This design comes from an exercise in tuning for small area, a short achievable clock period and few clock cycles per item on the open sky130 flow, not from production work.
In this exercise RTL edits were held to simulation tests only and were not proved equivalent to the original.
Some runs may be left out. An edit can pass the tests and still lose a function that they never use.

==> design/flow/design.v <==
module Division_IP #(parameter IP_WIDTH = 6) (
    IN_Dividend, 
    IN_Divisor,
    OUT_Quotient
);
    input  [IP_WIDTH*4-1:0] IN_Dividend;
    input  [IP_WIDTH*4-1:0] IN_Divisor;
    output [IP_WIDTH*4-1:0] OUT_Quotient;
    wire [3:0] V [0:IP_WIDTH-1];
    reg [3:0] Q [0:IP_WIDTH-1];
    reg [3:0] R [0:IP_WIDTH-1];
    integer i, j, k;
    integer degV;
    integer q_deg;
    reg [3:0] factor;
    reg found;
    genvar gv_i;
    generate
        for (gv_i = 0; gv_i < IP_WIDTH; gv_i = gv_i + 1) begin: gen_divisor_array
            assign V[gv_i] = IN_Divisor[gv_i*4 +: 4];
            assign OUT_Quotient [gv_i*4 +: 4] = Q[gv_i];
        end
    endgenerate
    always @(*) begin
        for (i = 0; i < IP_WIDTH; i = i + 1) begin
            R[i] = IN_Dividend[i*4 +: 4];
            Q[i] = 4'd15;
        end
        factor = 4'd0;
        j = 0;
        found = 0;
        degV = 0;
        for (i = IP_WIDTH-1; i >= 0; i = i - 1) begin
            if (!found && (V[i] != 4'd15)) begin
                degV = i;
                found = 1;
            end
        end
        if (!found) begin
            degV = 0;
        end
        q_deg = IP_WIDTH - degV - 1;
        for (k = IP_WIDTH - 1; k >= 0; k = k - 1) begin
            if (k <= q_deg) begin
                if (R[k + degV] != 4'd15) begin
                    factor = gf_div(R[k + degV], V[degV]);
                    Q[k] = factor;
                    for (j = IP_WIDTH - 1; j >= 0; j = j - 1) begin
                        if ((k + j) < IP_WIDTH) begin
                            R[k + j] = gf_add(R[k + j], gf_mul(factor, V[j]));
                        end
                    end
                end 
                else begin
                    Q[k] = 4'd15;
                end
            end
            else begin
                Q[k] = 4'd15;
            end
        end
    end
    function [3:0] gf_mul;
        input [3:0] a, b;
        reg [4:0] sum;
        begin
            if (a == 4'd15 || b == 4'd15) begin
                gf_mul = 4'd15;
            end
            else begin
                sum = a + b;
                if(sum >= 15) begin
                    sum = sum - 15;
                end
                gf_mul = sum[3:0];
            end
        end
    endfunction
    function [3:0] gf_div;
        input [3:0] a, b;
        reg [4:0] sum;
        begin
            if (a == 4'd15) begin
                gf_div = 4'd15;
            end
            else begin
                sum = a + (15 - b);
                if (sum >= 15) begin
                    gf_div = sum - 15;
                end
                else begin
                    gf_div = sum[3:0];
                end
            end
        end
    endfunction
    function [3:0] gf_add;
        input [3:0] a, b;
        reg [3:0] a_poly, b_poly, s_poly;
        begin
            a_poly = gf_poly_of_exp(a);
            b_poly = gf_poly_of_exp(b);
            s_poly = a_poly ^ b_poly;
            gf_add = gf_exp_of_poly(s_poly);
        end
    endfunction
    function [3:0] gf_poly_of_exp;
        input [3:0] exp;
        begin
            case(exp)
                4'd0:  gf_poly_of_exp = 4'd1;
                4'd1:  gf_poly_of_exp = 4'd2;
                4'd2:  gf_poly_of_exp = 4'd4;
                4'd3:  gf_poly_of_exp = 4'd8;
                4'd4:  gf_poly_of_exp = 4'd3;
                4'd5:  gf_poly_of_exp = 4'd6;
                4'd6:  gf_poly_of_exp = 4'd12;
                4'd7:  gf_poly_of_exp = 4'd11;
                4'd8:  gf_poly_of_exp = 4'd5;
                4'd9:  gf_poly_of_exp = 4'd10;
                4'd10: gf_poly_of_exp = 4'd7;
                4'd11: gf_poly_of_exp = 4'd14;
                4'd12: gf_poly_of_exp = 4'd15;
                4'd13: gf_poly_of_exp = 4'd13;
                4'd14: gf_poly_of_exp = 4'd9;
                4'd15: gf_poly_of_exp = 4'd0;
              default: gf_poly_of_exp = 4'd0;
            endcase
        end
    endfunction
    function [3:0] gf_exp_of_poly;
        input [3:0] poly;
        begin
            case(poly)
                4'd0:  gf_exp_of_poly = 4'd15;
                4'd1:  gf_exp_of_poly = 4'd0;
                4'd2:  gf_exp_of_poly = 4'd1;
                4'd3:  gf_exp_of_poly = 4'd4;
                4'd4:  gf_exp_of_poly = 4'd2;
                4'd5:  gf_exp_of_poly = 4'd8;
                4'd6:  gf_exp_of_poly = 4'd5;
                4'd7:  gf_exp_of_poly = 4'd10;
                4'd8:  gf_exp_of_poly = 4'd3;
                4'd9:  gf_exp_of_poly = 4'd14;
                4'd10: gf_exp_of_poly = 4'd9;
                4'd11: gf_exp_of_poly = 4'd7;
                4'd12: gf_exp_of_poly = 4'd6;
                4'd13: gf_exp_of_poly = 4'd13;
                4'd14: gf_exp_of_poly = 4'd11;
                4'd15: gf_exp_of_poly = 4'd12;
                default: gf_exp_of_poly = 4'd15;
            endcase
        end
    endfunction
endmodule
module BCH_TOP(
    input            clk,
	input            rst_n,
	input            in_valid,
    input [3:0]      in_syndrome, 
    output           out_valid, 
	output reg [3:0] out_location
);
    integer i, j, k;
    localparam S_IDLE = 0;
    localparam S_OUPU = 1;
    reg  state;
    reg  next_state;
    reg [3:0] in_syndrome_reg [0:5];
    reg [2:0] input_cnt;
    reg [1:0] output_cnt;
    wire [3:0] sp7_q_o [0:6];
    wire [3:0] sp7_r_o [0:6];
    wire [3:0] debug_div_7_r [0:4];
    wire [3:0] debug_div_7_q [0:2];
    wire [3:0] div_6_q_o [0:5];
    wire [3:0] div_6_r_o [0:5];
    reg [3:0] three_ans [0:2];
    reg  [3:0] er_func    [0:3];
    reg [3:0] er_func_reg [0:3];
    wire final_hit [0:14];
    wire [3:0] two_div [0:1];
    always @(posedge clk or negedge rst_n) begin
        if (!rst_n) begin
            state <= S_IDLE;
        end else begin
            state <= next_state;
        end
    end
    always @(*) begin
        next_state = state;
        case (state)
            S_IDLE: begin
                if (input_cnt == 'd6) begin
                    next_state = S_OUPU;
                end
            end
            S_OUPU: begin
                if (output_cnt == 'd2) begin
                    next_state = S_IDLE;
                end
            end
        endcase
    end
    assign out_valid = state;
    always @(*) begin
        if (state == S_OUPU) begin
            out_location = three_ans[output_cnt];
        end
        else begin
            out_location = 4'd0;
        end
    end
    always @(*) begin
        three_ans[0] = 4'd15;
        three_ans[1] = 4'd15;
        three_ans[2] = 4'd15;
        for (i = 0; i < 15; i = i + 1) begin
            if (final_hit[i]) begin
                if      (three_ans[0] == 4'd15) three_ans[0] = i[3:0];
                else if (three_ans[1] == 4'd15) three_ans[1] = i[3:0];
                else if (three_ans[2] == 4'd15) three_ans[2] = i[3:0];
            end
        end
    end
    always @(posedge clk, negedge rst_n) begin
        if (!rst_n) begin
            input_cnt <= 3'd0;
        end else begin
            if (in_valid) begin
                input_cnt <= input_cnt + 1;
            end
            else begin
                input_cnt <= 3'd0;
            end
        end
    end
    always @(posedge clk, negedge rst_n) begin
        if (!rst_n) begin
            output_cnt <= 3'd0;
        end else begin
            if (state == S_OUPU) begin
                output_cnt <= output_cnt + 1;
            end
            else begin
                output_cnt <= 3'd0;
            end
        end
    end
    always @(posedge clk, negedge rst_n) begin
        if (!rst_n) begin
            for (i = 0; i < 6; i = i + 1) begin
                in_syndrome_reg[i] <= 4'd0;
            end
        end
        else begin
            if (in_valid) begin
                in_syndrome_reg[input_cnt] <= in_syndrome;
            end
        end
    end
    reg [3:0] div_7_r [0:6];
    reg [3:0] div_7_q [0:6];
    always @(posedge clk, negedge rst_n) begin
        if (~rst_n) begin
            for (i = 0; i < 7; i = i + 1) begin
                div_7_q[i] <= 4'd0;
                div_7_r[i] <= 4'd0;
            end
        end
        else begin
            if (input_cnt == 'd5) begin
                for (i = 0; i < 3; i = i + 1) begin
                    div_7_q[i] <= debug_div_7_q[i];
                end
                for (i = 0; i < 5; i = i + 1) begin
                    div_7_r[i] <= debug_div_7_r[i];
                end
            end
        end
    end
    wire [3:0] p_ma_0_final [0:3];
    logic [3:0] p_ma_1_final [0:3];
    wire [3:0] p_ma_2_final [0:3];
    wire [3:0] p_m_2_a_1 [0:3];
    wire [3:0] p_m_2_a_2 [0:3];
    wire [3:0] div_3_q_o [0:2];
    new_7 n7 (
        .IN_Divisor    ({in_syndrome, in_syndrome_reg[4], in_syndrome_reg[3], in_syndrome_reg[2], in_syndrome_reg[1], in_syndrome_reg[0]}),
        .OUT_Quotient  ({debug_div_7_q[2], debug_div_7_q[1], debug_div_7_q[0]}),
        .OUT_Remainder ({debug_div_7_r[4], debug_div_7_r[3], debug_div_7_r[2], debug_div_7_r[1], debug_div_7_r[0]})
    );
    real_d_ip #(.IP_WIDTH(6)) div6 (
        .IN_Dividend   ({in_syndrome_reg[5], in_syndrome_reg[4], in_syndrome_reg[3], in_syndrome_reg[2], in_syndrome_reg[1], in_syndrome_reg[0]}),
        .IN_Divisor    ({4'd15, div_7_r[4], div_7_r[3], div_7_r[2], div_7_r[1], div_7_r[0]}),
        .OUT_Remainder ({div_6_r_o[5], div_6_r_o[4], div_6_r_o[3], div_6_r_o[2], div_6_r_o[1], div_6_r_o[0]}),
        .OUT_Quotient  ({div_6_q_o[5], div_6_q_o[4], div_6_q_o[3], div_6_q_o[2], div_6_q_o[1], div_6_q_o[0]})
    );
    assign p_ma_0_final[2] = div_7_q[2];
    assign p_ma_0_final[1] = div_7_q[1];
    assign p_ma_0_final[0] = div_7_q[0];
    Division_IP #(.IP_WIDTH(3)) div3 (
        .IN_Dividend   ({div_7_r[4],   div_7_r[3],   div_7_r[2]}),
        .IN_Divisor    ({div_6_r_o[4], div_6_r_o[3], div_6_r_o[2]}),
        .OUT_Quotient  ({div_3_q_o[2], div_3_q_o[1], div_3_q_o[0]})
    );
    GF2_4_Poly_Mult_Reduce_custom #(.N(2), .M(3), .O(4)) poly_mult_0_custom (
        .A   ({p_ma_0_final[1], p_ma_0_final[0]}),
        .B   ({div_6_q_o[2], div_6_q_o[1], div_6_q_o[0]}),
        .P   ({p_m_2_a_1[3], p_m_2_a_1[2], p_m_2_a_1[1], p_m_2_a_1[0]})
    );
    assign p_ma_1_final[3] = p_m_2_a_1[3];
    assign p_ma_1_final[2] = p_m_2_a_1[2];
    assign p_ma_1_final[1] = p_m_2_a_1[1];
    always @(*) begin
        case (p_m_2_a_1[0])
            4'd0:  p_ma_1_final[0] = 4'd15;
            4'd1:  p_ma_1_final[0] = 4'd4;
            4'd2:  p_ma_1_final[0] = 4'd8;
            4'd3:  p_ma_1_final[0] = 4'd14;
            4'd4:  p_ma_1_final[0] = 4'd1;
            4'd5:  p_ma_1_final[0] = 4'd10;
            4'd6:  p_ma_1_final[0] = 4'd13;
            4'd7:  p_ma_1_final[0] = 4'd9;
            4'd8:  p_ma_1_final[0] = 4'd2;
            4'd9:  p_ma_1_final[0] = 4'd7;
            4'd10: p_ma_1_final[0] = 4'd5;
            4'd11: p_ma_1_final[0] = 4'd12;
            4'd12: p_ma_1_final[0] = 4'd11;
            4'd13: p_ma_1_final[0] = 4'd6;
            4'd14: p_ma_1_final[0] = 4'd3;
            default: p_ma_1_final[0] = 4'd0;
        endcase
    end
    GF2_4_Poly_Mult_Reduce_custom #(.N(3), .M(2), .O(4)) poly_mult_2_custom (
        .A   ({p_ma_1_final[2], p_ma_1_final[1], p_ma_1_final[0]}),
        .B   ({div_3_q_o[1], div_3_q_o[0]}),
        .P   ({p_m_2_a_2[3], p_m_2_a_2[2], p_m_2_a_2[1], p_m_2_a_2[0]})
    );
    GF2_4_Poly_Add #(.POLY_WIDTH(4)) poly_add_2 (
        .A   ({p_m_2_a_2[3], p_m_2_a_2[2], p_m_2_a_2[1], p_m_2_a_2[0]}),
        .B   ({4'd15, p_ma_0_final[2], p_ma_0_final[1], p_ma_0_final[0]}),
        .Sum ({p_ma_2_final[3], p_ma_2_final[2], p_ma_2_final[1], p_ma_2_final[0]})
    );
    always @(*) begin
        if (div_7_r[4] == 'd15 && div_7_r[3] == 'd15) begin
            er_func[0] = p_ma_0_final[0];
            er_func[1] = p_ma_0_final[1];
            er_func[2] = p_ma_0_final[2];
            er_func[3] = 4'd15;
        end
        else if (div_6_r_o[5] == 'd15 && div_6_r_o[4] == 'd15 && div_6_r_o[3] == 'd15) begin
            er_func[0] = p_ma_1_final[0];
            er_func[1] = p_ma_1_final[1];
            er_func[2] = p_ma_1_final[2];
            er_func[3] = p_ma_1_final[3];
        end
        else begin
            er_func[0] = p_ma_2_final[0];
            er_func[1] = p_ma_2_final[1];
            er_func[2] = p_ma_2_final[2];
            er_func[3] = p_ma_2_final[3];
        end
    end
    always @(posedge clk, negedge rst_n) begin
        if (~rst_n) begin
            for (i = 0; i < 4; i = i + 1) begin
                er_func_reg[i] <= 4'd0;
            end
        end
        else begin
            if (input_cnt == 'd6) begin
                for (i = 0; i < 4; i = i + 1) begin
                    er_func_reg[i] <= er_func[i];
                end
            end
        end
    end
    genvar gv_i;
    generate
        for (gv_i = 0; gv_i < 15; gv_i = gv_i + 1) begin: gen_chien_search
            chien_search #(.SEARCH(gv_i)) search (
                .poly_in_3(er_func_reg[3]),
                .poly_in_2(er_func_reg[2]),
                .poly_in_1(er_func_reg[1]),
                .poly_in_0(er_func_reg[0]),
                .hit(final_hit[gv_i])
            );
        end
    endgenerate
endmodule
module new_7 (
    IN_Divisor,
    OUT_Quotient,
    OUT_Remainder
);
    input  [6*4-1:0]  IN_Divisor;
    output reg [3*4-1:0]  OUT_Quotient;
    output reg [5*4-1:0]  OUT_Remainder;
    reg [3:0] A, B, C, D, E, F;
    reg [3:0] G, H, I, J, K, L;
    reg [3:0] M, N, O, P, Q, R;
    reg [3:0] S, T, U, V, W;
    reg [3:0] Q2, Q1, Q0;
    reg [3:0] pre_I;
    wire [3:0] DVS  [0:6-1];
    reg [3:0] norm_DVS [0:6-1];
    integer i;
    genvar gv_i;
    reg cool;
    generate
        for (gv_i = 0; gv_i < 6; gv_i = gv_i + 1) begin: gen_divisor_array
            assign DVS[gv_i] = IN_Divisor [gv_i*4 +: 4];
        end
    endgenerate
    always @(*) begin
        if (DVS[5] == 4'd15) begin
            norm_DVS[0] = DVS[4]; norm_DVS[1] = DVS[3]; norm_DVS[2] = DVS[2];
            norm_DVS[3] = DVS[1]; norm_DVS[4] = DVS[0]; norm_DVS[5] = 4'd15;
            cool = 1;
        end
        else begin
            norm_DVS[0] = DVS[5]; norm_DVS[1] = DVS[4]; norm_DVS[2] = DVS[3];
            norm_DVS[3] = DVS[2]; norm_DVS[4] = DVS[1]; norm_DVS[5] = DVS[0];
            cool = 0;
        end
        A = gf_mul(gf_div(4'd0, norm_DVS[0]), norm_DVS[1]);
        B = gf_mul(gf_div(4'd0, norm_DVS[0]), norm_DVS[2]);
        C = gf_mul(gf_div(4'd0, norm_DVS[0]), norm_DVS[3]);
        D = gf_mul(gf_div(4'd0, norm_DVS[0]), norm_DVS[4]);
        U = gf_mul(gf_div(4'd0, norm_DVS[0]), norm_DVS[5]);
        pre_I = gf_div(4'd0, norm_DVS[0]);
        E = gf_mul(gf_div(A, norm_DVS[0]), norm_DVS[1]);
        F = gf_mul(gf_div(A, norm_DVS[0]), norm_DVS[2]);
        G = gf_mul(gf_div(A, norm_DVS[0]), norm_DVS[3]);
        H = gf_mul(gf_div(A, norm_DVS[0]), norm_DVS[4]);
        V = gf_mul(gf_div(A, norm_DVS[0]), norm_DVS[5]);
        I = gf_add(B, E);
        J = gf_add(C, F);
        K = gf_add(D, G);
        L = gf_add(U, H);
        W = V;
        M = gf_mul(gf_div(I, norm_DVS[0]), norm_DVS[1]);
        N = gf_mul(gf_div(I, norm_DVS[0]), norm_DVS[2]);
        O = gf_mul(gf_div(I, norm_DVS[0]), norm_DVS[3]);
        P = gf_mul(gf_div(I, norm_DVS[0]), norm_DVS[4]);
        Q = gf_add(J, M);
        R = gf_add(K, N);
        S = gf_add(L, O);
        T = P;
        Q2 = gf_div(4'd0, norm_DVS[0]);
        Q1 = gf_div(A, norm_DVS[0]);
        Q0 = gf_div(I, norm_DVS[0]);
        if (DVS[5] == 4'd15) begin
            OUT_Remainder = {4'd15, Q, R, S, T};
            OUT_Quotient  = {Q2, Q1, Q0};
        end
        else begin
            OUT_Remainder = {I, J, K, L, W};
            OUT_Quotient  = {4'd15, Q2, Q1};
        end
    end
    function [3:0] gf_mul;
        input [3:0] a, b;
        reg [4:0] sum;
        begin
            if (a == 4'd15 || b == 4'd15) begin
                gf_mul = 4'd15;
            end
            else begin
                sum = a + b;
                if(sum >= 15) begin
                    sum = sum - 15;
                end
                gf_mul = sum[3:0];
            end
        end
    endfunction
    function [3:0] gf_div;
        input [3:0] a, b;
        reg [4:0] sum;
        begin
            if (a == 4'd15) begin
                gf_div = 4'd15;
            end
            else begin
                sum = a + (15 - b);
                if (sum >= 15) begin
                    gf_div = sum - 15;
                end
                else begin
                    gf_div = sum[3:0];
                end
            end
        end
    endfunction
    function [3:0] gf_add;
        input [3:0] a, b;
        reg [3:0] a_poly, b_poly, s_poly;
        begin
            a_poly = e2p(a);
            b_poly = e2p(b);
            s_poly = a_poly ^ b_poly;
            gf_add = p2e(s_poly);
        end
    endfunction
    function [3:0] e2p;
        input [3:0] exp;
        begin
            case(exp)
                4'd0:  e2p = 4'd1;
                4'd1:  e2p = 4'd2;
                4'd2:  e2p = 4'd4;
                4'd3:  e2p = 4'd8;
                4'd4:  e2p = 4'd3;
                4'd5:  e2p = 4'd6;
                4'd6:  e2p = 4'd12;
                4'd7:  e2p = 4'd11;
                4'd8:  e2p = 4'd5;
                4'd9:  e2p = 4'd10;
                4'd10: e2p = 4'd7;
                4'd11: e2p = 4'd14;
                4'd12: e2p = 4'd15;
                4'd13: e2p = 4'd13;
                4'd14: e2p = 4'd9;
                4'd15: e2p = 4'd0;
            endcase
        end
    endfunction
    function [3:0] p2e;
        input [3:0] poly;
        begin
            case(poly)
                4'd0:  p2e = 4'd15;
                4'd1:  p2e = 4'd0;
                4'd2:  p2e = 4'd1;
                4'd3:  p2e = 4'd4;
                4'd4:  p2e = 4'd2;
                4'd5:  p2e = 4'd8;
                4'd6:  p2e = 4'd5;
                4'd7:  p2e = 4'd10;
                4'd8:  p2e = 4'd3;
                4'd9:  p2e = 4'd14;
                4'd10: p2e = 4'd9;
                4'd11: p2e = 4'd7;
                4'd12: p2e = 4'd6;
                4'd13: p2e = 4'd13;
                4'd14: p2e = 4'd11;
                4'd15: p2e = 4'd12;
            endcase
        end
    endfunction
endmodule
module chien_search #(parameter SEARCH = 0) (
    input  [3:0] poly_in_0,
    input  [3:0] poly_in_1,
    input  [3:0] poly_in_2,
    input  [3:0] poly_in_3,
    output hit
);
    localparam real_exp = 15 - SEARCH;
    localparam E3 = (3*real_exp)%15;
    localparam E2 = (2*real_exp)%15;
    localparam E1 = (1*real_exp)%15;
    wire [3:0] p3 = mulc(e2p(poly_in_3), E3);
    wire [3:0] p2 = mulc(e2p(poly_in_2), E2);
    wire [3:0] p1 = mulc(e2p(poly_in_1), E1);
    wire [3:0] p0 = e2p(poly_in_0);
    assign hit = ((p3 ^ p2 ^ p1 ^ p0) == 4'd0);
    function [3:0] mulc;
        input [3:0] p;
        input integer n;
        integer t;
        begin
            mulc = p;
            for (t = 0; t < 15; t = t + 1)
                if (t < n) mulc = {mulc[2:0], 1'b0} ^ (mulc[3] ? 4'b0011 : 4'b0000);
        end
    endfunction
    function [3:0] e2p;
        input [3:0] exp;
        begin
            case(exp)
                4'd0:  e2p = 4'd1;
                4'd1:  e2p = 4'd2;
                4'd2:  e2p = 4'd4;
                4'd3:  e2p = 4'd8;
                4'd4:  e2p = 4'd3;
                4'd5:  e2p = 4'd6;
                4'd6:  e2p = 4'd12;
                4'd7:  e2p = 4'd11;
                4'd8:  e2p = 4'd5;
                4'd9:  e2p = 4'd10;
                4'd10: e2p = 4'd7;
                4'd11: e2p = 4'd14;
                4'd12: e2p = 4'd15;
                4'd13: e2p = 4'd13;
                4'd14: e2p = 4'd9;
                default: e2p = 4'd0;
            endcase
        end
    endfunction
endmodule
module real_d_ip #(parameter IP_WIDTH = 7) (
    IN_Dividend, 
    IN_Divisor,
    OUT_Quotient,
    OUT_Remainder
);
    input  [IP_WIDTH*4-1:0]  IN_Dividend;
    input  [IP_WIDTH*4-1:0]  IN_Divisor;
    output [IP_WIDTH*4-1:0]  OUT_Quotient;
    output [IP_WIDTH*4-1:0]  OUT_Remainder;
    reg    [IP_WIDTH*4-1:0]  OUT_Quotient;
    reg    [IP_WIDTH*4-1:0]  OUT_Remainder;
    wire [3:0] V  [0:IP_WIDTH-1];
    reg [3:0] Q [0:IP_WIDTH-1];
    reg [3:0] R [0:IP_WIDTH-1];
    integer i, j, k;
    reg [3:0] factor;
    integer q_deg;
    reg found;
    genvar gv_i;
    generate
        for (gv_i = 0; gv_i < IP_WIDTH; gv_i = gv_i + 1) begin: gen_divisor_array
            assign V[gv_i] = IN_Divisor[gv_i*4 +: 4];
            assign OUT_Quotient [gv_i*4 +: 4] = Q[IP_WIDTH - gv_i - 1];
            assign OUT_Remainder[gv_i*4 +: 4] = R[IP_WIDTH - gv_i - 1];
        end
    endgenerate
    always @(*) begin
        for (i = 0; i < IP_WIDTH; i = i + 1) begin
            Q [i] = 4'd15;
            R[i] = IN_Dividend[((IP_WIDTH-1)-i)*4 +: 4];
        end
        factor = 4'd0;
        j = 0;
        q_deg = -1;
        for (k = 0; k < IP_WIDTH; k = k + 1) begin
            if (V[k] != 4'd15) q_deg = k;
        end
        for (i = 0; i < 3; i = i + 1) begin
            if (R[i] != 4'd15 && (IP_WIDTH - q_deg > i)) begin
                factor = gf_div(R[i], V[q_deg]);
                Q[q_deg + i] = gf_div(R[i], V[q_deg]);
                for (j = 0; j < IP_WIDTH; j = j + 1) begin
                    if (i + j < IP_WIDTH) begin
                        if ((q_deg - j) >= 0) begin
                            R[i+j] = gf_add(R[i+j], gf_mul(factor, V[q_deg - j]));
                        end
                    end
                end
            end
        end
    end
    function [3:0] gf_mul;
        input [3:0] a, b;
        reg [4:0] sum;
        begin
            if (a == 4'd15 || b == 4'd15) begin
                gf_mul = 4'd15;
            end
            else begin
                sum = a + b;
                if(sum >= 15) begin
                    sum = sum - 15;
                end
                gf_mul = sum[3:0];
            end
        end
    endfunction
    function [3:0] gf_div;
        input [3:0] a, b;
        reg [4:0] sum;
        begin
            if (a == 4'd15) begin
                gf_div = 4'd15;
            end
            else begin
                sum = a + (15 - b);
                if (sum >= 15) begin
                    gf_div = sum - 15;
                end
                else begin
                    gf_div = sum[3:0];
                end
            end
        end
    endfunction
    function [3:0] gf_add;
        input [3:0] a, b;
        reg [3:0] a_poly, b_poly, s_poly;
        begin
            a_poly = e2p(a);
            b_poly = e2p(b);
            s_poly = a_poly ^ b_poly;
            gf_add = p2e(s_poly);
        end
    endfunction
    function [3:0] e2p;
        input [3:0] exp;
        begin
            case(exp)
                4'd0:  e2p = 4'd1;
                4'd1:  e2p = 4'd2;
                4'd2:  e2p = 4'd4;
                4'd3:  e2p = 4'd8;
                4'd4:  e2p = 4'd3;
                4'd5:  e2p = 4'd6;
                4'd6:  e2p = 4'd12;
                4'd7:  e2p = 4'd11;
                4'd8:  e2p = 4'd5;
                4'd9:  e2p = 4'd10;
                4'd10: e2p = 4'd7;
                4'd11: e2p = 4'd14;
                4'd12: e2p = 4'd15;
                4'd13: e2p = 4'd13;
                4'd14: e2p = 4'd9;
                4'd15: e2p = 4'd0;
            endcase
        end
    endfunction
    function [3:0] p2e;
        input [3:0] poly;
        begin
            case(poly)
                4'd0:  p2e = 4'd15;
                4'd1:  p2e = 4'd0;
                4'd2:  p2e = 4'd1;
                4'd3:  p2e = 4'd4;
                4'd4:  p2e = 4'd2;
                4'd5:  p2e = 4'd8;
                4'd6:  p2e = 4'd5;
                4'd7:  p2e = 4'd10;
                4'd8:  p2e = 4'd3;
                4'd9:  p2e = 4'd14;
                4'd10: p2e = 4'd9;
                4'd11: p2e = 4'd7;
                4'd12: p2e = 4'd6;
                4'd13: p2e = 4'd13;
                4'd14: p2e = 4'd11;
                4'd15: p2e = 4'd12;
            endcase
        end
    endfunction
endmodule
module GF2_4_Poly_Mult_Reduce #(parameter N = 7,
                                parameter M = 7)
(
    input  [N*4-1:0] A,
    input  [N*4-1:0] B,
    output [M*4-1:0] P
);
    localparam PROD_LEN = N;
    integer i, j;
    reg [3:0] a_array [0:N-1];
    reg [3:0] b_array [0:N-1];
    reg [3:0] prod_array [0:PROD_LEN-1];
    reg [M*4-1:0] P_reg;
    always @(*) begin
        for (i = 0; i < N; i = i + 1) begin
            a_array[i] = A[i*4 +: 4];
        end
        for (j = 0; j < N; j = j + 1) begin
            b_array[j] = B[j*4 +: 4];
        end
        for (i = 0; i < PROD_LEN; i = i + 1) begin
            prod_array[i] = 4'd15;
        end
        for (i = 0; i < N - 1; i = i + 1) begin
            for (j = 0; j < N - 1; j = j + 1) begin
                if (i + j < PROD_LEN) begin
                    prod_array[i+j] = gf_add(prod_array[i+j], gf_mul(a_array[i], b_array[j]));
                end
            end
        end
        for (i = 0; i < M; i = i + 1) begin
            P_reg[i*4 +: 4] = prod_array[i];
        end
    end
    assign P = P_reg;
    function [3:0] gf_mul;
        input [3:0] a, b;
        reg [4:0] sum;
        begin
            if (a == 4'd15 || b == 4'd15) begin
                gf_mul = 4'd15;
            end
            else begin
                sum = a + b;
                if(sum >= 15) begin
                    sum = sum - 15;
                end
                gf_mul = sum[3:0];
            end
        end
    endfunction
    function [3:0] gf_add;
        input [3:0] a, b;
        reg [3:0] a_poly, b_poly, s_poly;
        begin
            a_poly = e2p(a);
            b_poly = e2p(b);
            s_poly = a_poly ^ b_poly;
            gf_add = p2e(s_poly);
        end
    endfunction
    function [3:0] e2p;
        input [3:0] exp;
        begin
            case(exp)
                4'd0:  e2p = 4'd1;
                4'd1:  e2p = 4'd2;
                4'd2:  e2p = 4'd4;
                4'd3:  e2p = 4'd8;
                4'd4:  e2p = 4'd3;
                4'd5:  e2p = 4'd6;
                4'd6:  e2p = 4'd12;
                4'd7:  e2p = 4'd11;
                4'd8:  e2p = 4'd5;
                4'd9:  e2p = 4'd10;
                4'd10: e2p = 4'd7;
                4'd11: e2p = 4'd14;
                4'd12: e2p = 4'd15;
                4'd13: e2p = 4'd13;
                4'd14: e2p = 4'd9;
                4'd15: e2p = 4'd0;
            endcase
        end
    endfunction
    function [3:0] p2e;
        input [3:0] poly;
        begin
            case(poly)
                4'd0:  p2e = 4'd15;
                4'd1:  p2e = 4'd0;
                4'd2:  p2e = 4'd1;
                4'd3:  p2e = 4'd4;
                4'd4:  p2e = 4'd2;
                4'd5:  p2e = 4'd8;
                4'd6:  p2e = 4'd5;
                4'd7:  p2e = 4'd10;
                4'd8:  p2e = 4'd3;
                4'd9:  p2e = 4'd14;
                4'd10: p2e = 4'd9;
                4'd11: p2e = 4'd7;
                4'd12: p2e = 4'd6;
                4'd13: p2e = 4'd13;
                4'd14: p2e = 4'd11;
                4'd15: p2e = 4'd12;
            endcase
        end
    endfunction
endmodule
module GF2_4_Poly_Mult_Reduce_custom #(parameter N = 7,
                                parameter M = 7, parameter O = 7)
(
    input  [N*4-1:0] A,
    input  [M*4-1:0] B,
    output [O*4-1:0] P
);
    localparam PROD_LEN = N;
    integer i, j;
    reg [3:0] a_array [0:N-1];
    reg [3:0] b_array [0:M-1];
    reg [3:0] prod_array [0:O-1];
    reg [O*4-1:0] P_reg;
    always @(*) begin
        for (i = 0; i < N; i = i + 1) begin
            a_array[i] = A[i*4 +: 4];
        end
        for (j = 0; j < M; j = j + 1) begin
            b_array[j] = B[j*4 +: 4];
        end
        for (i = 0; i < O; i = i + 1) begin
            prod_array[i] = 4'd15;
        end
        for (i = 0; i < N; i = i + 1) begin
            for (j = 0; j < M; j = j + 1) begin
                if (i + j < O) begin
                    prod_array[i+j] = gf_add(prod_array[i+j], gf_mul(a_array[i], b_array[j]));
                end
            end
        end
        for (i = 0; i < O; i = i + 1) begin
            P_reg[i*4 +: 4] = prod_array[i];
        end
    end
    assign P = P_reg;
    function [3:0] gf_mul;
        input [3:0] a, b;
        reg [4:0] sum;
        begin
            if (a == 4'd15 || b == 4'd15) begin
                gf_mul = 4'd15;
            end
            else begin
                sum = a + b;
                if(sum >= 15) begin
                    sum = sum - 15;
                end
                gf_mul = sum[3:0];
            end
        end
    endfunction
    function [3:0] gf_add;
        input [3:0] a, b;
        reg [3:0] a_poly, b_poly, s_poly;
        begin
            a_poly = e2p(a);
            b_poly = e2p(b);
            s_poly = a_poly ^ b_poly;
            gf_add = p2e(s_poly);
        end
    endfunction
    function [3:0] e2p;
        input [3:0] exp;
        begin
            case(exp)
                4'd0:  e2p = 4'd1;
                4'd1:  e2p = 4'd2;
                4'd2:  e2p = 4'd4;
                4'd3:  e2p = 4'd8;
                4'd4:  e2p = 4'd3;
                4'd5:  e2p = 4'd6;
                4'd6:  e2p = 4'd12;
                4'd7:  e2p = 4'd11;
                4'd8:  e2p = 4'd5;
                4'd9:  e2p = 4'd10;
                4'd10: e2p = 4'd7;
                4'd11: e2p = 4'd14;
                4'd12: e2p = 4'd15;
                4'd13: e2p = 4'd13;
                4'd14: e2p = 4'd9;
                4'd15: e2p = 4'd0;
            endcase
        end
    endfunction
    function [3:0] p2e;
        input [3:0] poly;
        begin
            case(poly)
                4'd0:  p2e = 4'd15;
                4'd1:  p2e = 4'd0;
                4'd2:  p2e = 4'd1;
                4'd3:  p2e = 4'd4;
                4'd4:  p2e = 4'd2;
                4'd5:  p2e = 4'd8;
                4'd6:  p2e = 4'd5;
                4'd7:  p2e = 4'd10;
                4'd8:  p2e = 4'd3;
                4'd9:  p2e = 4'd14;
                4'd10: p2e = 4'd9;
                4'd11: p2e = 4'd7;
                4'd12: p2e = 4'd6;
                4'd13: p2e = 4'd13;
                4'd14: p2e = 4'd11;
                4'd15: p2e = 4'd12;
            endcase
        end
    endfunction
endmodule
module GF2_4_Poly_Add #(parameter POLY_WIDTH = 4)(
    input  [POLY_WIDTH*4-1:0] A,
    input  [POLY_WIDTH*4-1:0] B,
    output [POLY_WIDTH*4-1:0] Sum
);
    reg [POLY_WIDTH*4-1:0] Sum_reg;
    integer i;
    always @(*) begin
        for (i = 0; i < POLY_WIDTH; i = i + 1) begin
              Sum_reg[i*4 +: 4] = gf_add(A[i*4 +: 4], B[i*4 +: 4]);
        end
    end
    assign Sum = Sum_reg;
    function [3:0] gf_add;
        input [3:0] a, b;
        reg [3:0] a_poly, b_poly, s_poly;
        begin
            a_poly = e2p(a);
            b_poly = e2p(b);
            s_poly = a_poly ^ b_poly;
            gf_add = p2e(s_poly);
        end
    endfunction
    function [3:0] e2p;
        input [3:0] exp;
        begin
            case(exp)
                4'd0:  e2p = 4'd1;
                4'd1:  e2p = 4'd2;
                4'd2:  e2p = 4'd4;
                4'd3:  e2p = 4'd8;
                4'd4:  e2p = 4'd3;
                4'd5:  e2p = 4'd6;
                4'd6:  e2p = 4'd12;
                4'd7:  e2p = 4'd11;
                4'd8:  e2p = 4'd5;
                4'd9:  e2p = 4'd10;
                4'd10: e2p = 4'd7;
                4'd11: e2p = 4'd14;
                4'd12: e2p = 4'd15;
                4'd13: e2p = 4'd13;
                4'd14: e2p = 4'd9;
                4'd15: e2p = 4'd0;
            endcase
        end
    endfunction
    function [3:0] p2e;
        input [3:0] poly;
        begin
            case(poly)
                4'd0:  p2e = 4'd15;
                4'd1:  p2e = 4'd0;
                4'd2:  p2e = 4'd1;
                4'd3:  p2e = 4'd4;
                4'd4:  p2e = 4'd2;
                4'd5:  p2e = 4'd8;
                4'd6:  p2e = 4'd5;
                4'd7:  p2e = 4'd10;
                4'd8:  p2e = 4'd3;
                4'd9:  p2e = 4'd14;
                4'd10: p2e = 4'd9;
                4'd11: p2e = 4'd7;
                4'd12: p2e = 4'd6;
                4'd13: p2e = 4'd13;
                4'd14: p2e = 4'd11;
                4'd15: p2e = 4'd12;
            endcase
        end
    endfunction
endmodule
==> design/flow/run.sh <==
#!/bin/bash
# synth_recipe.tcl (not shown) runs the flow's synth.tcl, then flattens the netlist and writes it again
# the make line also repeats each setting of config.mk as NAME=value (left out here)
make -C /OpenROAD-flow-scripts/flow DESIGN_CONFIG=/design/flow/config.mk WORK_HOME=/design/flow/orfs CLKGATE_MAP_FILE= SYNTH_SCRIPT=/design/flow/synth_recipe.tcl finish
==> design/flow/config.mk <==
export PLATFORM = sky130hd
export DESIGN_NAME = BCH_TOP
export DESIGN_NICKNAME = BCH_TOP
export VERILOG_FILES = /design/flow/design.v
export SDC_FILE = /design/flow/constraint.sdc
export NUM_CORES = 4
export LEC_CHECK = 0
export ABC_AREA = 1
export CAP_MARGIN = 20
export CORE_MARGIN = 2
export CORE_UTILIZATION = 40
export SLEW_MARGIN = 20
==> design/flow/constraint.sdc <==
create_clock -name core_clock -period 40.0 [get_ports {clk}]
set_input_delay 8.0000 -clock core_clock [delete_from_list [all_inputs] [get_ports {clk}]]
set_output_delay 8.0000 -clock core_clock [all_outputs]
set_load 0.01 [all_outputs]
Run 1, placement density heat map:
Bar = 100 um. 32 x 32 tiles, from dark purple (low) to yellow (high), 0 to 100% covered.
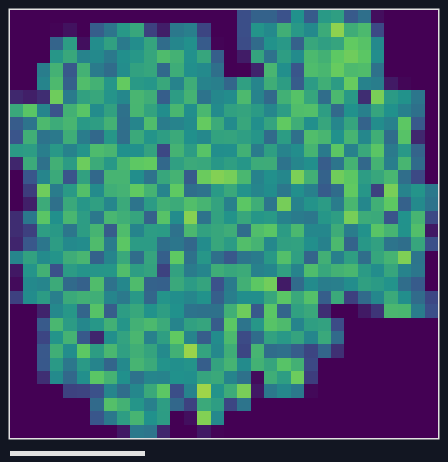
- emptiest ninth of the die: lower right
- mean over tiles: 39%
- tiles over 75% full: 3.3%

Run 1, sequential cells grouped by signal name:
Bar = 100 um.
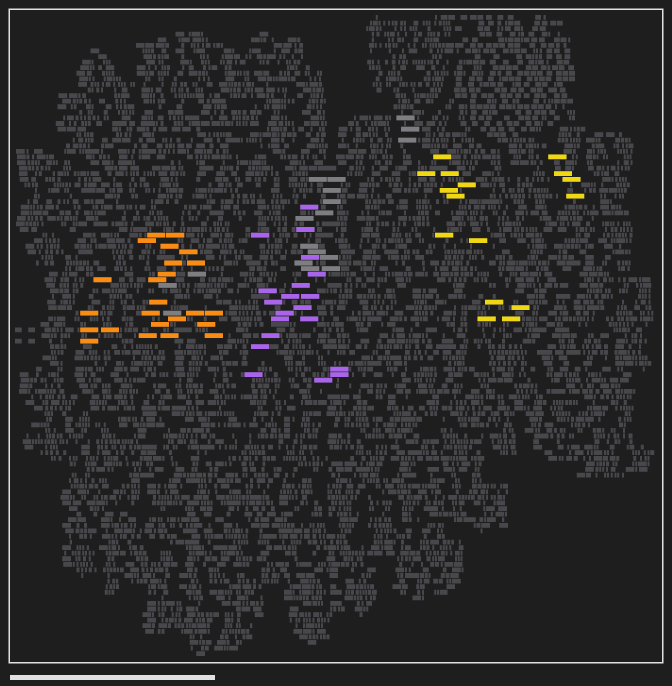
- in_syndrome_reg: orange (sequential cells 24; where middle left)
- er_func_reg: yellow (sequential cells 16; where upper right)
- div_7_r: purple (sequential cells 20; where centre)

Run 1, clock routing:
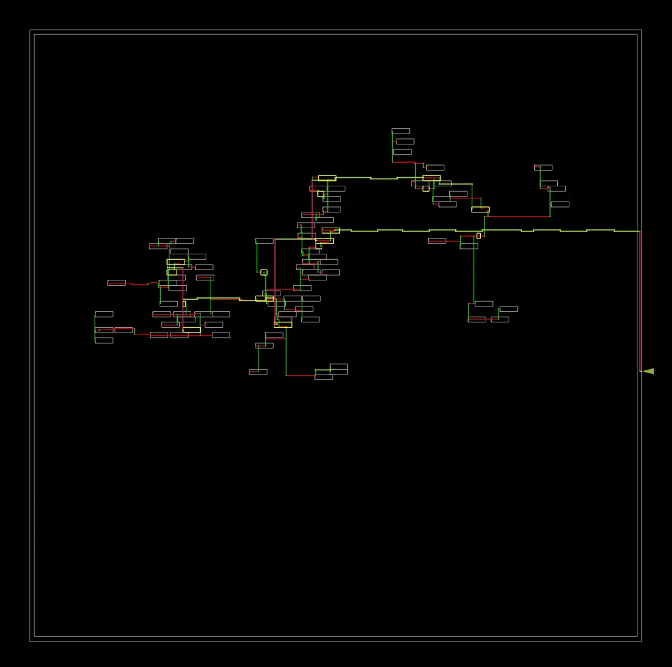
clock buffers: 11
FF+latch count: 78

==> out/metrics.cfg, run 1 <==
[synthesis]
yosysUniqueCellTypes=89
synth_area_per_cell_um2=6.29
synth.cell_area_um2=39400
yosys_warnings=59
synth-main-ff-cell=dfrtp_1
async_flop_share_pct=100

[setup_path]
r2r_start=div_7_r[4][1]
slowest_stage=fa_1
worst_path_dominant_cell_family=simple AND/OR/NAND/NOR gates
arrival_ps=35820
path_buf_inv=30
critPathMaxStageDelay_ps=760
cpMostUsedCell=nand2_1
endpoint_kind=flip-flop
critPathKind=reg2reg

[finish]
antenna_cells=0
area_growth_syn_to_layout_pct=4.92
buf_share_pct=0.660
clkCellAreaFrac_pct=0.684
nNonClkInverters=983
final_area_um2=41300
multi_input_area_share_pct=81.1
drive_above_1_share_pct=6.27
fillers=10355
stdcell_count=7555

[grt]
grt_antenna_before_repair=0
grt_max_degree=45
track_usage_pct=20.5

[floorplanning]
core_area_um2=98000
tapCellCount=1287

[hold_path]
holdCritStartpoint=output_cnt[0]

[clock_network]
numCtsBuffers=9
cts_resized=0
clock_latency_ps=370

[timing]
fmax_mhz=28.1
holdWs_ps=458
period_needed_ps=35550
fin_ws_ps=4450
fin_crit_sh_pct=88.9

[placed_design]
dpl_cell_area_um2=41000
hpwl_um=90300

[run]
cap_violations=0

[outcome]
status=finished clean

[drt]
drt_iter0_drc=2514
dr.pass1.iters=6
via_per_inst=5.17
drc=0
num_vias=39073
wl_per_cell_um=14.3

Testbench counts for the RTL of run 1, summed over its fixed seeds: cycles 46,080, items 4,608.
## run 1: routing by layer
layer / track usage [%] / routed length (um)
met1: 27.5 / 51300
met2: 35.9 / 50300
met3: 1.83 / 4490
met4: 3.74 / 1670
met5: 0 / 0
## run 1: cell families after synthesis
family | synth area share [%]
fa+ha+maj | 27.1
flops | 4.96
compound gates | 16.7
simple gates | 31.2
mux | 0.565
buf+inv | 9.97
xor+xnor | 9.50
## run 1: layout by cell type (no fill, tap or decap), types with 19 or more instances in the layout
master       n
inv_1      892
o21ai_0    461
xor2_1     263
nor2_1     398
o21ai_1     67
o211ai_1   142
nand2_2     65
nand3_1    462
nand3_2     24
or2_2       60
a31oi_1     24
dfrtp_1     78
o22ai_1     30
a21oi_1    219
nor2_2      27
nand2_1   1566
buf_4       23
xnor2_1    152
nand4_1     54
ha_1       781
inv_2       81
o21bai_1    19
o221ai_1    22
nor3_1      22
fa_1        45
## run 1: cell usage after synthesis, drive strengths merged (7+ instances only)
| cell | number | area, um2 |
|---|---|---|
| o311ai | 7 | 61.3 |
| o21a | 17 | 128 |
| nand4 | 61 | 443 |
| inv | 974 | 3660 |
| nand3 | 492 | 2660 |
| o211ai | 149 | 1150 |
| dfrtp | 78 | 1950 |
| nor4 | 16 | 100 |
| mux2i | 11 | 110 |
| nand3b | 20 | 158 |
| mux2 | 10 | 113 |
| clkbuf | 31 | 124 |
| o22ai | 31 | 200 |
| a22oi | 19 | 148 |
| a21oi | 226 | 1170 |
| fa | 45 | 901 |
| ha | 781 | 9770 |
| o21ai | 545 | 2800 |
| o21bai | 19 | 143 |
| buf | 11 | 82.6 |
| xnor2 | 154 | 1360 |
| clkinv | 9 | 33.8 |
| nor2 | 437 | 1800 |
| nor3 | 22 | 110 |
| xor2 | 267 | 2380 |
| a32oi | 8 | 70.1 |
| o221ai | 22 | 193 |
| nand2 | 1646 | 6460 |
| or2 | 74 | 463 |
| a31oi | 24 | 150 |
## run 1: worst paths after layout
| kind | to | slack, ps | depth (start not counted) |
|---|---|---|---|
| worst min register to register | output_cnt[0] | 460 | 1 |
| worst max-delay path | er_func_reg[1][0] | 4450 | 183 |
| min in group asynchronous | er_func_reg[1][0] | 7580 | 1 |
| max in group asynchronous | div_7_r[2][1] | 31370 | 2 |
| worst max register to register | er_func_reg[1][0] | 4450 | 183 |
| worst min-delay path | output_cnt[0] | 460 | 1 |
Run 1, routed metal, one colour a layer:
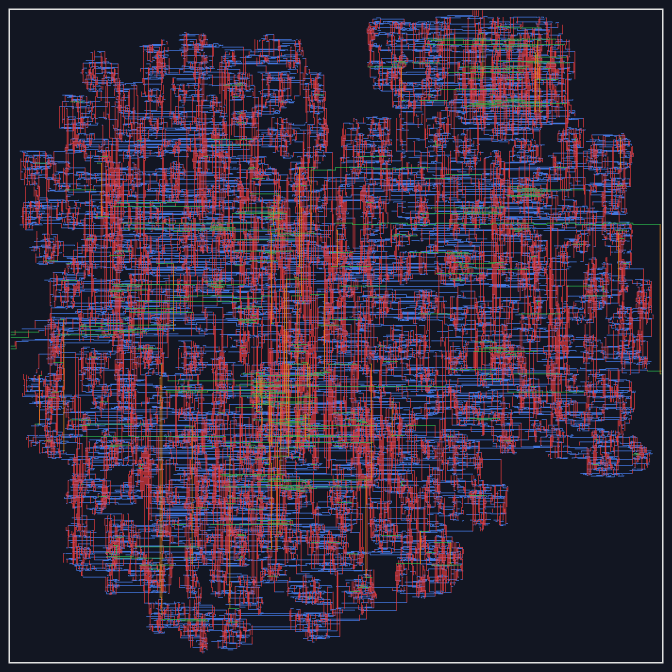

==> run 2: a larger rewrite; changed files in full <==
==> design/flow/design.v <==
module BCH_TOP(
    input            clk,
    input            rst_n,
    input            in_valid,
    input [3:0]      in_syndrome,
    output reg       out_valid,
    output reg [3:0] out_location
);
    reg [2:0] cnt;
    reg [3:0] r1, r3, r5;
    function [3:0] e2p(input [3:0] e);
        case (e)
            4'd0:  e2p = 4'd1;   4'd1:  e2p = 4'd2;   4'd2:  e2p = 4'd4;
            4'd3:  e2p = 4'd8;   4'd4:  e2p = 4'd3;   4'd5:  e2p = 4'd6;
            4'd6:  e2p = 4'd12;  4'd7:  e2p = 4'd11;  4'd8:  e2p = 4'd5;
            4'd9:  e2p = 4'd10;  4'd10: e2p = 4'd7;   4'd11: e2p = 4'd14;
            4'd12: e2p = 4'd15;  4'd13: e2p = 4'd13;  4'd14: e2p = 4'd9;
            default: e2p = 4'd0;
        endcase
    endfunction
    function [3:0] ginv(input [3:0] a);    
        case (a)
            4'd1:  ginv = 4'd1;   4'd2:  ginv = 4'd9;   4'd3:  ginv = 4'd14;
            4'd4:  ginv = 4'd13;  4'd5:  ginv = 4'd11;  4'd6:  ginv = 4'd7;
            4'd7:  ginv = 4'd6;   4'd8:  ginv = 4'd15;  4'd9:  ginv = 4'd2;
            4'd10: ginv = 4'd12;  4'd11: ginv = 4'd5;   4'd12: ginv = 4'd10;
            4'd13: ginv = 4'd4;   4'd14: ginv = 4'd3;   4'd15: ginv = 4'd8;
            default: ginv = 4'd0;
        endcase
    endfunction
    function [3:0] xa(input [3:0] a);      
        xa = {a[2], a[1], a[0] ^ a[3], a[3]};
    endfunction
    function [3:0] xai(input [3:0] a);     
        xai = {a[0], a[3], a[2], a[1] ^ a[0]};
    endfunction
    function [3:0] gmul(input [3:0] a, input [3:0] b);
        reg [3:0] t;
        integer k;
        begin
            t = 4'd0;
            for (k = 3; k >= 0; k = k - 1) begin
                t = xa(t);
                if (b[k]) t = t ^ a;
            end
            gmul = t;
        end
    endfunction
    function [3:0] gsq(input [3:0] a);
        gsq = gmul(a, a);
    endfunction
    wire [3:0] s1 = e2p(r1);
    wire [3:0] s3 = e2p(r3);
    wire [3:0] s5 = e2p(r5);
    wire [3:0] s1q = gsq(s1);
    wire [3:0] dd  = gmul(s1q, s1) ^ s3;
    wire [3:0] ee  = gmul(s1q, s3) ^ s5;
    wire [3:0] sg2 = gmul(ee, ginv(dd));
    wire [3:0] sg3 = dd ^ gmul(s1, sg2);
    reg [3:0] m1 [0:14];
    reg [3:0] m3 [0:14];
    reg [14:0] hit;
    integer p;
    always @(*) begin
        m1[0] = s1;
        m3[0] = sg3;
        for (p = 1; p < 15; p = p + 1) begin
            m1[p] = xa(m1[p-1]);
            m3[p] = xai(m3[p-1]);
        end
        for (p = 0; p < 15; p = p + 1)
            hit[p] = ((m1[p] ^ m3[p] ^ sg2) == e2p((2 * p) % 15));
    end
    wire first = (cnt == 3'd5);
    reg [3:0] nxt;
    integer q;
    always @(*) begin
        nxt = 4'd15;
        for (q = 14; q >= 0; q = q - 1)
            if (hit[q] && (first || q > out_location)) nxt = q[3:0];
    end
    wire ov_n = (in_valid && cnt == 3'd5) || cnt[2:1] == 2'b11;
    always @(posedge clk or negedge rst_n) begin
        if (!rst_n) begin
            cnt <= 3'd0;
            out_valid <= 1'b0;
            out_location <= 4'd0;
        end else begin
            cnt <= (in_valid || cnt[2:1] == 2'b11) ? cnt + 3'd1 : 3'd0;
            out_valid <= ov_n;
            out_location <= ov_n ? nxt : 4'd0;
        end
    end
    always @(posedge clk) begin
        if (in_valid && cnt == 3'd0) r1 <= in_syndrome;
        if (in_valid && cnt == 3'd2) r3 <= in_syndrome;
        if (in_valid && cnt == 3'd4) r5 <= in_syndrome;
    end
endmodule
Run 2, routed metal, one colour a layer:
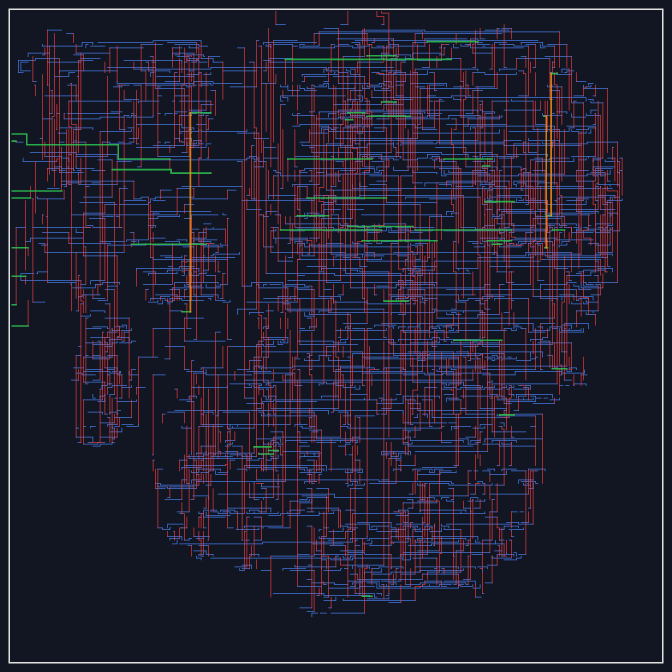
- M1: blue (wire length 7,090 um)
- M3: green (wire length 317 um)
- M2: red (wire length 6,860 um)
- M4: orange (wire length 90.4 um)

Run 2, supply network:
Bar = 20 um. Pins as bars on the die edge.
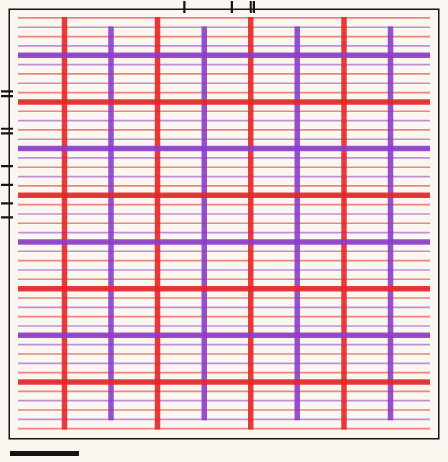
- VDD: purple
- VSS: red
- met1 rails: 45
- signal pins: 12

==> run 2 against run 1 <==
Against the previous run:
- count of clock-buffer cells in the layout shrank 4
- via count shrank 86%
- synthesized area shrank 85%
- register-to-register slack gained 28000 ps
- critical path depth shrank 173
- routed wire length shrank 87%
==> out/metrics.cfg, run 2 <==
[drt]
dr.pass1.iters=5
via_per_inst=4.93

[synthesis]
yosys_warnings=3
synth_area_leaders=nand2_1 (18%), xor2_1 (13%), nand3_1 (8.8%)
yosysUniqueCellTypes=49
synth-main-ff-cell=edfxtp_1
async_flop_share_pct=25.0
synth_area_leader_cell=nand2_1
synth_commonest_cells=nand2_1 (287), nand3_1 (103), inv_1 (99)
yosys.area.top_type_share_pct=18.5
synth_most_common_cell=nand2_1
synth_area_per_cell_um2=6.26

[outcome]
status=finished clean

[grt]
track_usage_pct=18.4
grt_antenna_before_repair=0

[placed_design]
hpwl_um=11400

[setup_path]
endpoint_kind=flip-flop
endpoint=s1[1]
critPathKind=in2reg
reg2reg_to=out_location[1]
arrival_ps=10930

[timing]
fmax_mhz=92.9
fin_ws_ps=29240
fin_crit_sh_pct=26.9
period_needed_ps=10760

[finish]
antenna_cells=0
area_growth_syn_to_layout_pct=6.91
final_common_cell=nand2_1
most-common-layout-cells=nand2_1 (287), nand3_1 (103), inv_1 (99)

[clock_network]
numCtsBuffers=5
clock_latency_ps=270

[hold_path]
hold_depth=1

[floorplanning]
core_area_um2=14400

[run]
cap_violations=0

Testbench counts for the RTL of run 2, summed over its fixed seeds: cycles 41,472, items 4,608.
==> run 2: cell types whose count changed after synthesis, sizes merged, moves of 70 or more <==
cell	change
inv	-853
nor2	-386
xnor2	-132
a21oi	-212
xor2	-179
o21ai	-508
ha	-741
dfrtp	-70
nand2	-1312
o211ai	-145
nand3	-374
==> run 2: area by class of cell <==
cell class	count	area (um2)
inverters	123	462
flip-flops and latches	32	801
repair buffers	11	110
multi-input cells	763	4470
clock inverters	1	5.00
fillers	1557	8140
clock buffers	7	154
well taps	184	230
==> run 2: cells by family after synthesis <==
logic type	synth area share (%)
simple gates	44.4
buf+inv	9.58
xor+xnor	17.8
compound gates	5.97
fa+ha+maj	8.59
flops	13.7
==> run 2: metal layers <==
layer  wire length (um)  up-vias  global-route usage, %  part of all wire [%]
li1                   -     2949                      -                     -
met1               7090     2489                   25.4                    49
met2               6860       76                   32.5                    48
met3                317        7                  0.945                   2.2
met4                 90        0                   2.71                  0.63
met5                  0        -                      0                     0
==> run 2: how the worst min path moves through the flow <==
stage	from	to	slack, ps
4_1_cts	cnt[0]	cnt[0]	500
6_report	cnt[0]	cnt[0]	500
3_3_place_gp	cnt[0]	cnt[0]	490
3_5_place_dp	cnt[0]	cnt[0]	500
2_1_floorplan	cnt[0]	cnt[0]	460
5_1_grt	cnt[0]	cnt[0]	540
==> run 2: critical path, stage by stage <==
cell	delay [ps]
clkdlybuf4s50_1	490
inv_1	80
nor3_1	640
inv_1	190
o21ai_0	600
inv_1	240
ha_1	260
o21ai_0	160
a21oi_1	60
a31o_2	210
==> run 2: metrics by stage <==
| stage | instance area (um2) | hold WS [ps] |
|---|---|---|
| after floorplan | 5830 | 460 |
| after global placement | 6070 | 493 |
| after detailed placement | 6070 | 496 |
| after CTS | 6230 | 503 |
| after global routing | 6230 | 537 |
| final | 6230 | 498 |

-- static timing again, ports no longer ideal --
Ports are ideal in the flow. The routed layouts listed here were re-timed in OpenROAD.
Step 1 assumes that a clkbuf_16 drives the clock port and a buf_2 every other input.
Step 2 moves the port delays by t, midway between the first and last clock arrival at a register: inputs arrive t later, outputs are due t later. That takes back most of the time a late clock gives input paths.
Slacks: ideal ports / drivers / drivers and shift; pairs: ideal ports / drivers.
run | t (ns) | setup slack, ns | worst hold slack (ns)
run 1 | 0.423 | 4.451 / 4.451 / 4.451 | 0.458 / 0.458 / 0.458
run 2 | 0.297 | 29.236 / 29.239 / 28.942 | 0.498 / 0.498 / 0.498
After both steps every run listed still meets setup and hold. For run 2, which loses most, drivers alone change the setup slack by +0.003 ns; drivers and shift together by -0.294 ns.
